This is an optimization exercise on Yosys and OpenROAD, whose aim is small area and a short achievable clock period, not a production implementation. At most, simulation tests tie the RTL to the original design; equivalence was not proved. The series may have gaps, and a smaller design here may also do less where the tests do not look. Only the layout flow was run in run 2; the RTL was not checked for function there.

### flow/constraint.sdc
create_clock -name core_clock -period 12.0 [get_ports {clk}]
set_input_delay 2.4000 -clock core_clock [delete_from_list [all_inputs] [get_ports {clk}]]
set_output_delay 2.4000 -clock core_clock [all_outputs]
set_load 0.01 [all_outputs]
### flow/run.sh
#!/bin/bash
# synth_recipe.tcl (not shown) runs the flow's synth.tcl, then flattens the netlist and writes it again
# the make line also repeats each setting of config.mk as NAME=value (left out here)
make -C /OpenROAD-flow-scripts/flow DESIGN_CONFIG=/design/flow/config.mk WORK_HOME=/design/flow/orfs CLKGATE_MAP_FILE= SYNTH_SCRIPT=/design/flow/synth_recipe.tcl finish
### flow/design.v
module rat_add_sub #(parameter WIDTH=32) (
        input clk,
        input rst,
        input enable_sub,
        input [WIDTH-1:0] l_num,
        input [WIDTH-1:0] l_den,
        input [WIDTH-1:0] r_num,
        input [WIDTH-1:0] r_den,
        output reg [WIDTH-1:0] s_num,
        output reg [WIDTH-1:0] s_den,
        output wire rdy_out
    );
    reg [WIDTH-1:0] temp_1;
    reg [WIDTH-1:0] temp_2;
    reg [WIDTH-1:0] temp_3;
    reg sub_1;
    reg reg_rdy_1a;
    reg reg_rdy_2a;
    assign rdy_out = reg_rdy_2a;
    always @(posedge clk) begin
        if (rst) begin
            reg_rdy_1a <= 0;
            reg_rdy_2a <= 0;
            temp_1 <= 0;
            temp_2 <= 0;
            temp_3 <= 0;
            sub_1 <= 0;
        end else begin
            temp_1 <= l_num * r_den;
            temp_2 <= l_den * r_num;
            temp_3 <= l_den * r_den;
            sub_1 <= enable_sub;
            reg_rdy_1a <= 1'b1;
            s_num <= temp_1 + ((sub_1) ? -temp_2 : temp_2);
            s_den <= temp_3;
            reg_rdy_2a <= reg_rdy_1a;
        end
    end
endmodule
### flow/config.mk
export PLATFORM = sky130hd
export DESIGN_NAME = rat_add_sub
export DESIGN_NICKNAME = rat_add_sub
export VERILOG_FILES = /design/flow/design.v
export SDC_FILE = /design/flow/constraint.sdc
export NUM_CORES = 4
export LEC_CHECK = 0
export CAP_MARGIN = 20
export CORE_MARGIN = 2
export CORE_UTILIZATION = 40
export SLEW_MARGIN = 20
Run 1, critical path on the layout:
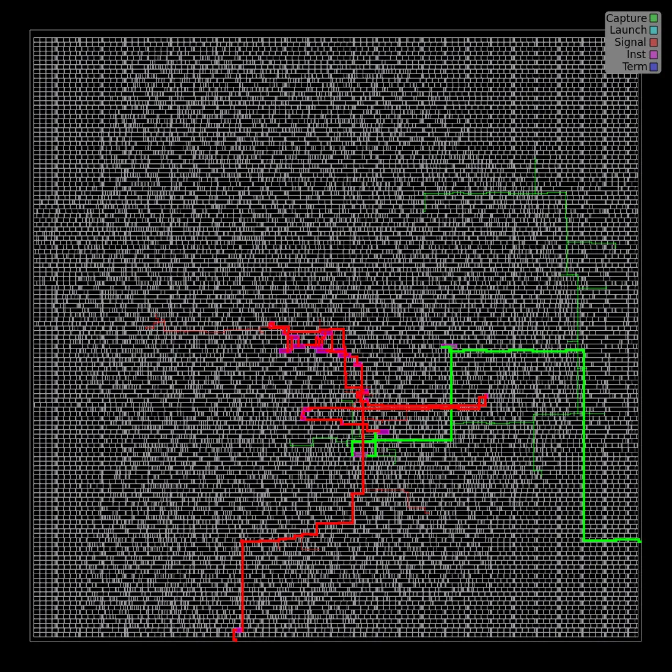
Core Util, Final: 0.435
final setup margin: 1630 ps
Setup TNS: 0 ps
Non-Filler Instances: 7556

Run 1, cell classes on the final placement:
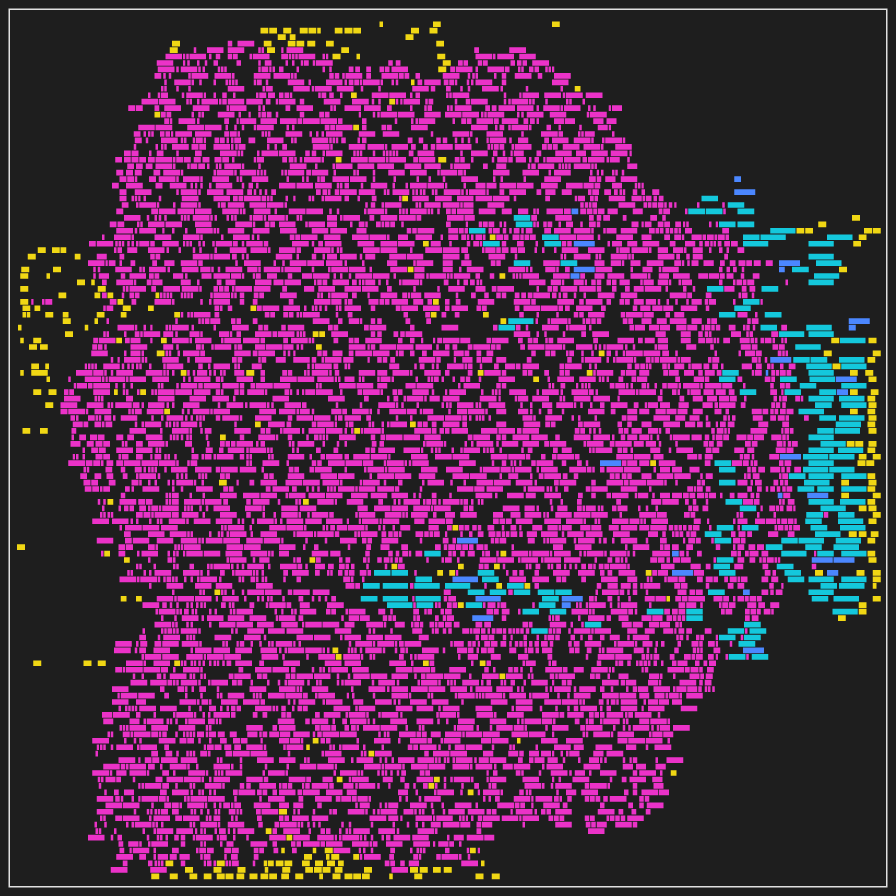
class	colour	cells
other buffers and delay cells	yellow	277
clock drivers and dummy loads	blue	31
all other logic	magenta	5328
flip-flops	cyan	163

Run 1, M1 wires:
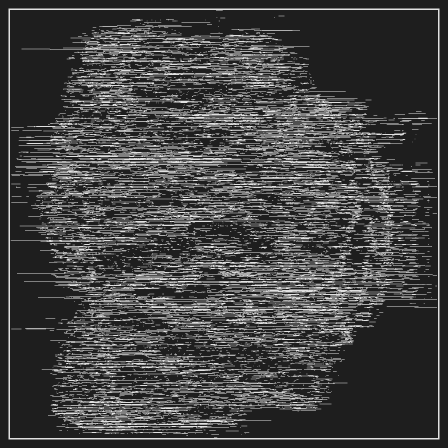
main direction	horizontal
wire length on this layer	65.0 mm

==> out/metrics.cfg, run 1 <==
[logic_synthesis]
yosysSeqAreaShare=0.0732
synth_ff_type=dfxtp_1
synth_warnings=1
synth-edff-count=64
syn-num-nets=7561
netlist_instances=5804
syn_avg_cell_area_um2=9.19
ys_ff_latch=163
synth_top_area_share=0.460
async_flop_share=0
synth_area_mm2=0.0533
ys_top_cells_by_area=fa_1, and2_1, ha_1, inv_1, nand2_1
synth_cell_types=61
synth_top_area_cell=fa_1

[floorplanning]
boundaryPins=196
fp-row-count=133
die-area_mm2=0.136
initial_utilization=0.404
coreArea_mm2=0.132
die_h_um=369
fp.dieW_um=369

[sta]
setup_viol=0
skew_ps=13.1
worstMarginPinSlew_ps=1180
period_needed_ps=10370
max_slew_margin=0.212
rsz0062_at_grt=false
finalCritPeriodShare=0.864
max_freq_mhz=96.4
drv_slew=0
hold_viol=0

[clocking]
ctsHoldBuffers=0
post_cts_buffers=0
clock_latency_ps=480
cts_tree=built
cts_resized=0
cts_root_buf=clkbuf_16
cts.sinks=163
cts_buffer_depth=2
numCtsBuffers=17
htree_levels=4
clk_pin_slew_ps=70

[route]
vias=38200
wl_per_cell_um=19.9
wl_met1_um=65000
drc=0
vias_per_cell=5.06
wl_um=151000
dr_wl_met3_um=8320
ant_nets=0
dr_wl_met2_um=72900
highest_layer=met5
drt_iter0_drc=2473
drtPass1Iterations=5

[hold_path]
holdCritPathClass=register to register
hold_start=temp_3[2]
holdPathEnd=s_den[2]
min_path_cells=0

[global_route]
grt_pass1_vias=41500
grt-ovfl-total=0
grt_start_max_net_pins=76
grt_pass1_wl_um=242000
track_usage=0.230
antenna_found_initial=8

[final_layout]
fin_nets=7544
area_delta_synth_final_pct=7.61
fillers=12800
drive_gt1_frac=0.0276

[setup_path]
crit_slowest_cell=clkdlybuf4s50_1
end_kind=register
r2r-start=temp_2[5]
worst-endpoint-arrival_ps=10710
r2r_cells=14
cpPeakStageDelay_ps=1170
required_ps=12340
crit_fanout=17
path_common_cell=fa_1
reg2reg_setup_slack_ps=6760
critPathKind=input port to register
r2r-end=s_num[31]
cp-start-kind=input port
cp_cell_sequence=clkdlybuf4s50_1 > buf_4 > and2_1 > fa_1 > fa_1 > fa_1 > inv_1 > fa_1 > inv_1 > fa_1 > fa_1 > fa_1 > fa_1 > ha_1 > and4_1 > a211oi_1 > nand3_1 > nor3_1 > nor2_1 > a21o_1 > a21oi_1 > xnor2_1 > nor2_1

[place]
place_ws_ps=1080
routabilityCongestion=0.892
io_buffers=195
dpl.hpwl_um=121000

[flow_run]
cap_violations=0

[outcome]
status=complete, no violations

==> run 1: how the worst max path moves through the flow <==
stage	from	slack, ps	endpoint
2_1_floorplan	r_num[2]	2850	temp_2[30]
3_3_place_gp	l_den[15]	1200	temp_3[27]
3_5_place_dp	l_den[15]	1080	temp_3[27]
4_1_cts	l_den[15]	1610	temp_3[27]
5_1_grt	l_den[13]	1390	temp_3[27]
6_report	l_den[13]	1630	temp_3[27]
==> run 1: per-stage QoR <==
| step | util | instance area (um^2) | std cells | hold slack [ps] |
|---|---|---|---|---|
| 2_1_floorplan | - | 53300 | 5804 | 386 |
| 3_3_place_gp | 0.430 | 56800 | 7523 | 389 |
| 3_5_place_dp | 0.430 | 56800 | 7523 | 389 |
| 4_1_cts | 0.435 | 57400 | 7554 | 404 |
| 5_1_grt | 0.435 | 57400 | 7555 | 408 |
| 6_report | 0.435 | 57400 | 7556 | 404 |
==> run 1: sequential cells by signal (all words and copies together), names as in the netlist <==
| name | flops |
|---|---|
| temp_2 | 32 |
| reg_rdy_1a | 1 |
| temp_3 | 32 |
| temp_1 | 32 |
| reg_rdy_2a | 1 |
| s_num | 32 |
| s_den | 32 |
| sub_1 | 1 |
==> run 1: area by class of cell <==
class                   instances  area [um^2]  share of cell area
multi-input cells            4143        43800               0.763
inverters                    1185         4450              0.0775
flip-flops and latches        163         3900              0.0680
repair buffers                277         2430              0.0424
well taps                    1755         2200              0.0383
clock buffers                  19          453             0.00789
clock inverters                12          144             0.00251
diodes                          2         5.00           0.0000872
==> run 1: synth_stat cells, types with 4 or more instances <==
library cell	number
a211o_1	5
ha_1	401
fa_1	1225
or3_1	9
a21oi_1	99
nor3b_1	4
or4_1	4
or3_4	4
o21bai_1	12
xor2_1	69
a31oi_1	8
o21ai_0	64
nor4b_1	4
o21a_1	16
nand2b_1	19
nand2_1	813
o211ai_1	6
and2_1	825
a41oi_1	4
and3_1	12
nand3_1	17
nor3_1	20
nor2_1	115
xnor2_1	236
o41ai_1	4
inv_1	1184
nand4_1	15
a211oi_1	16
edfxtp_1	64
dfxtp_1	99
o31ai_1	13
a21o_1	42
clkbuf_1	310
nor2b_1	22
==> run 1: routing by layer <==
| metal | GRT usage | up-vias |
|---|---|---|
| met5 | 0 | - |
| met1 | 0.316 | 19900 |
| met3 | 0.0247 | 194 |
| li1 | - | 16900 |
| met2 | 0.388 | 1133 |
| met4 | 0.0607 | 10 |
==> run 1: logic make-up (layout without fill, tap and decap cells) <==
| family | Yosys count | after routing | synth area share |
|---|---|---|---|
| simple gates | 1899 | 1899 | 0.180 |
| fa+ha+maj | 1626 | 1626 | 0.554 |
| buf+inv | 1498 | 1493 | 0.105 |
| compound gates | 311 | 311 | 0.0371 |
| xor+xnor | 305 | 305 | 0.0501 |
| flops | 163 | 163 | 0.0732 |
| mux | 2 | 2 | 0.000422 |
| other cells | 0 | 2 | 0 |
==> run 1: cells in the final DEF (no fill, tap or decap), types with 17 or more instances in the layout <==
cell | synthesis | layout
edfxtp_1 | 64 | 64
clkdlybuf4s50_1 | 0 | 165
nand3_1 | 17 | 17
nor2_1 | 115 | 115
clkbuf_16 | 0 | 17
ha_1 | 401 | 401
nor2b_1 | 22 | 22
dfxtp_1 | 99 | 99
nand2_1 | 813 | 813
xnor2_1 | 236 | 236
and2_1 | 825 | 825
inv_1 | 1184 | 1184
fa_1 | 1225 | 1225
o21ai_0 | 64 | 64
buf_2 | 0 | 29
a21o_1 | 42 | 42
nand2b_1 | 19 | 19
a21oi_1 | 99 | 99
nor3_1 | 20 | 20
xor2_1 | 69 | 69
buf_4 | 0 | 82
==> run 1: critical path: cells and delay by family <==
kind	cells	cell delay (ps)
xor+xnor	1	160
buf+inv	4	1610
simple gates	6	1580
fa+ha+maj	9	4230
compound gates	3	710
Run 1, placement density heat map:
37 x 37 tiles, from white (low) to dark blue (high), 0 to 100% covered.
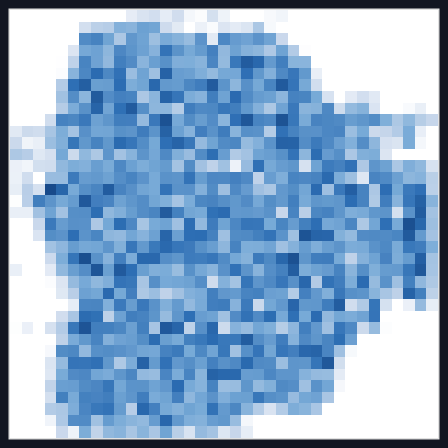

## Run 2: large edit since run 1, in outline
flow/design.v: 39 -> 6473 lines; modules unchanged: 0
  rat_add_sub: edited, 39 -> 6473 lines
Run 2, placement density heat map:
34 x 34 tiles, from white (low) to dark blue (high), 0 to 100% covered.
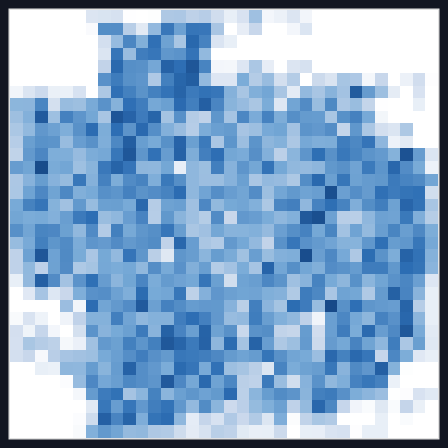
emptiest ninth of the die	upper right
fullest tile	90%
tiles over 75% full	5.9%
nearly empty tiles	16%
mean over tiles	41%

Run 2, selected gate families:
Bar = 100 um.
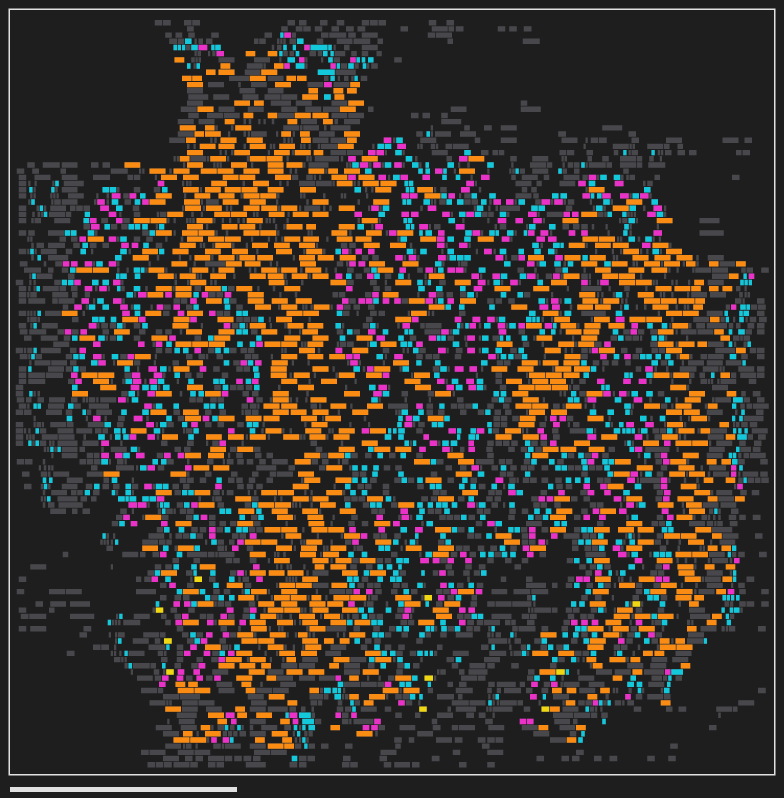
family	colour	cells	most used
AND-OR and OR-AND gates	magenta	428	a22o_1
adder and majority cells	orange	769	fa_1
inverting AOI/OAI gates	cyan	829	a22oi_1
multiplexers	yellow	10	mux2i_1

Run 2, cell classes on the final placement:
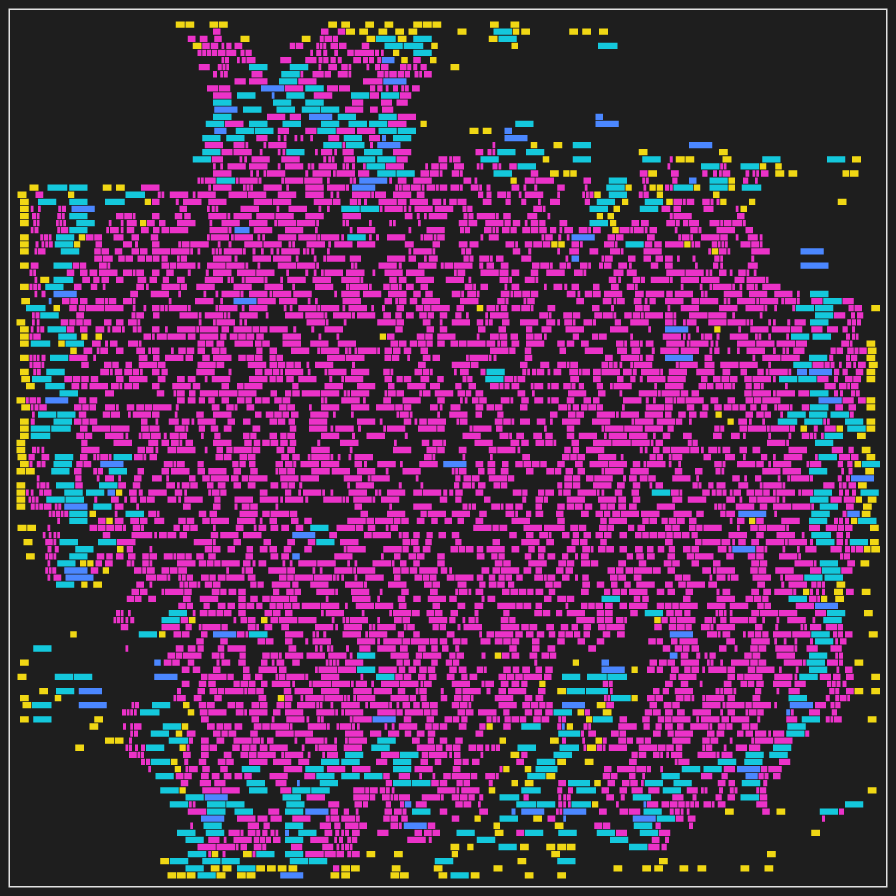
sequential share of cell area: 0.134
Core Util, Final: 0.443
Core Box Area: 0.109 mm^2

==> out/metrics.cfg, run 2 <==
[global_route]
grt_start_max_net_pins=61  ; -20%
track_usage=0.286  ; +0.0562
busiest_layer=met2
grt_pass1_vias=36400  ; -12%
grt_pass1_wl_um=239000  ; -1.2%
grt-ovfl-total=0  ; unchanged
grt_use_met2=0.452  ; +0.0645
met1_usage=0.368  ; +0.0525
grt.met3_usage=0.0569  ; +0.0322
antenna_found_initial=3  ; -5

[route]
drtPass1Iterations=7  ; +2
wl_um=163000  ; +8.4%
ant_nets=0  ; unchanged
vias_per_cell=6.02  ; +19%
vias=36600  ; -4.2%
drc=0  ; unchanged
wl_per_cell_um=26.8  ; +35%

[logic_synthesis]
synth_warnings=1  ; unchanged
synth_ff_type=dfxtp_1
yosys-top-cells-count=xor2_1, fa_1, inv_1, a22oi_1, clkbuf_1
ys_ff_latch=321  ; +97%
syn-num-nets=5635  ; -25%
ys_top_cells_by_area=fa_1, dfxtp_1, xor2_1, a22oi_1, inv_1
synth-edff-count=0  ; -100%
synth_area_mm2=0.0441  ; -17%
synth_top_area_cell=fa_1
synth_cell_types=65  ; +6.6%
netlist_instances=4735  ; -18%
synth_top_area_share=0.295  ; -0.165
synth_most_common_cell=xor2_1
yosysSeqAreaShare=0.146  ; +0.0725
syn_avg_cell_area_um2=9.32  ; +1.4%

[hold_path]
min_path_cells=1  ; +1
holdCritPathClass=register to register

[final_layout]
drive_gt1_frac=0.0632  ; +0.0356
fillers=10700  ; -17%
area_delta_synth_final_pct=9.58
layout_common_cells=xor2_1, fa_1, inv_1, a22oi_1, dfxtp_1
fin_nets=5478  ; -27%
fin_cells=6086  ; -19%
final_area_mm2=0.0483  ; -16%
final_common_cell=xor2_1

[clocking]
cts.sinks=321  ; +97%
clk_pin_slew_ps=60  ; about the same
htree_levels=2  ; -2
ctsHoldBuffers=0  ; unchanged
post_cts_buffers=0  ; unchanged
numCtsBuffers=43  ; +26
cts_buffer_depth=3  ; +1
cts_resized=0  ; unchanged
cts_root_buf=clkbuf_16

[setup_path]
required_ps=9600  ; -2740 ps
critPathKind=register to output port
r2r_cells=17  ; +3
crit_fanout=4  ; -13
cp_cell_sequence=fa_1 > ha_1 > inv_1 > nor3_1 > a21oi_2 > o21ai_2 > a31oi_4 > o21ai_1 > nor2_1 > o21ai_0 > xor2_1 > clkdlybuf4s50_1
end_kind=output port
cpPeakStageDelay_ps=550  ; -620 ps
worst-endpoint-arrival_ps=4590  ; -6120 ps
crit_slowest_cell=o21ai_2

[floorplanning]
fp.dieW_um=336  ; -8.9%
die_h_um=336  ; -8.9%
fp-row-count=121  ; -9.0%
die-area_mm2=0.113  ; -17%
initial_utilization=0.404  ; about the same
boundaryPins=196  ; unchanged

[sta]
max_freq_mhz=143  ; +48%
period_needed_ps=6990  ; -3380 ps
finalCritPeriodShare=0.582  ; -0.282
drv_slew=0  ; unchanged
tns_ps=0  ; unchanged
setup_viol=0  ; unchanged
rsz0062_at_grt=false
hold_ws_ps=436  ; +32.2 ps
skew_ps=35.4  ; +22.2 ps
worstMarginPinSlew_ps=1190  ; +8.64 ps
max_slew_margin=0.207  ; -0.00438

[place]
io_buffers=195  ; unchanged
dpl.hpwl_um=123000  ; +1.2%
place_area_mm2=0.0469  ; -17%
dp.cells=6009  ; -20%

[flow_run]
cap_violations=0  ; unchanged

[outcome]
status=complete, no violations

run 2: cells by family after synthesis:
| logic type | count (synthesis) | synth area share |
|---|---|---|
| xor+xnor | 771 | 0.154 |
| buf+inv | 1146 | 0.0977 |
| simple gates | 461 | 0.0439 |
| compound gates | 1257 | 0.228 |
| fa+ha+maj | 769 | 0.329 |
| flops | 321 | 0.146 |
| mux | 10 | 0.00233 |
run 2: path summary, 6_finish.rpt:
check	start	to	slack (ps)
worst max-delay path	q_num0[7]	s_num[30]	5010
worst min register to register	reg_rdy_1a	reg_rdy_2a	440
worst min-delay path	reg_rdy_1a	reg_rdy_2a	440
worst max register to register	en_two[6]	q_num1[31]	5990
run 2: per-stage QoR:
stage / setup WS, ps / utilization
finish: 5010 / 0.443
global route: 4780 / 0.443
CTS: 4930 / 0.443
detailed placement: 5660 / 0.429
global placement: 5680 / 0.429
floorplan: 6370 / -
run 2: layout make-up:
type	instances	area, um^2	share of cell area
diodes	2	5.00	0.000104
clock buffers	53	1150	0.0239
clock inverters	22	313	0.00647
inverters	642	2410	0.0499
multi-input cells	3268	33400	0.690
flip-flops and latches	321	6480	0.134
well taps	1476	1850	0.0382
repair buffers	302	2760	0.0570
run 2: layer usage:
layer  share of wire  vias up
met1            0.39    18300
met2            0.45     2180
met3            0.10      471
met5               0        -
met4           0.065        0
li1                -    15700
run 2: worst max-delay path, delay by kind of cell, from the launching register on:
family                     cells  cell delay, ps
AOI/OAI and AO/OA              5            1450
adders and majority gates      2             850
buffers and inverters          2             640
and+or+nand+nor                2             510
DFF                            1             310
xor gates and xnor gates       1             180

afterwards: timing with drivers on the ports:
The results above use ideal ports. As a check the final layouts listed here were re-extracted and re-timed, cells and wires unchanged. Step 1, drivers: a clkbuf_16 drives clk and a buf_2 each remaining input, both assumed. Step 2 also shifts input and output timing later by t, the mid clock arrival at the registers, as if the neighbouring blocks saw the same clock. Slacks: ideal / step 1 / step 2; pairs: ideal / step 1.
run | t (ns) | setup WS [ns] | clock arrival spread, ns | slew at the worst register clock pin (ns)
run 1 | 0.528 | 1.632 / 1.655 / 1.128 | 0.018 / 0.019 | 0.07 / 0.07
run 2 | 0.704 | 5.011 / 4.935 / 5.639 | 0.039 / 0.038 | 0.07 / 0.07
After both steps every run listed still meets setup and hold. The setup slack of run 1, which loses most, moves by +0.023 ns with the drivers and by -0.504 ns with both steps.
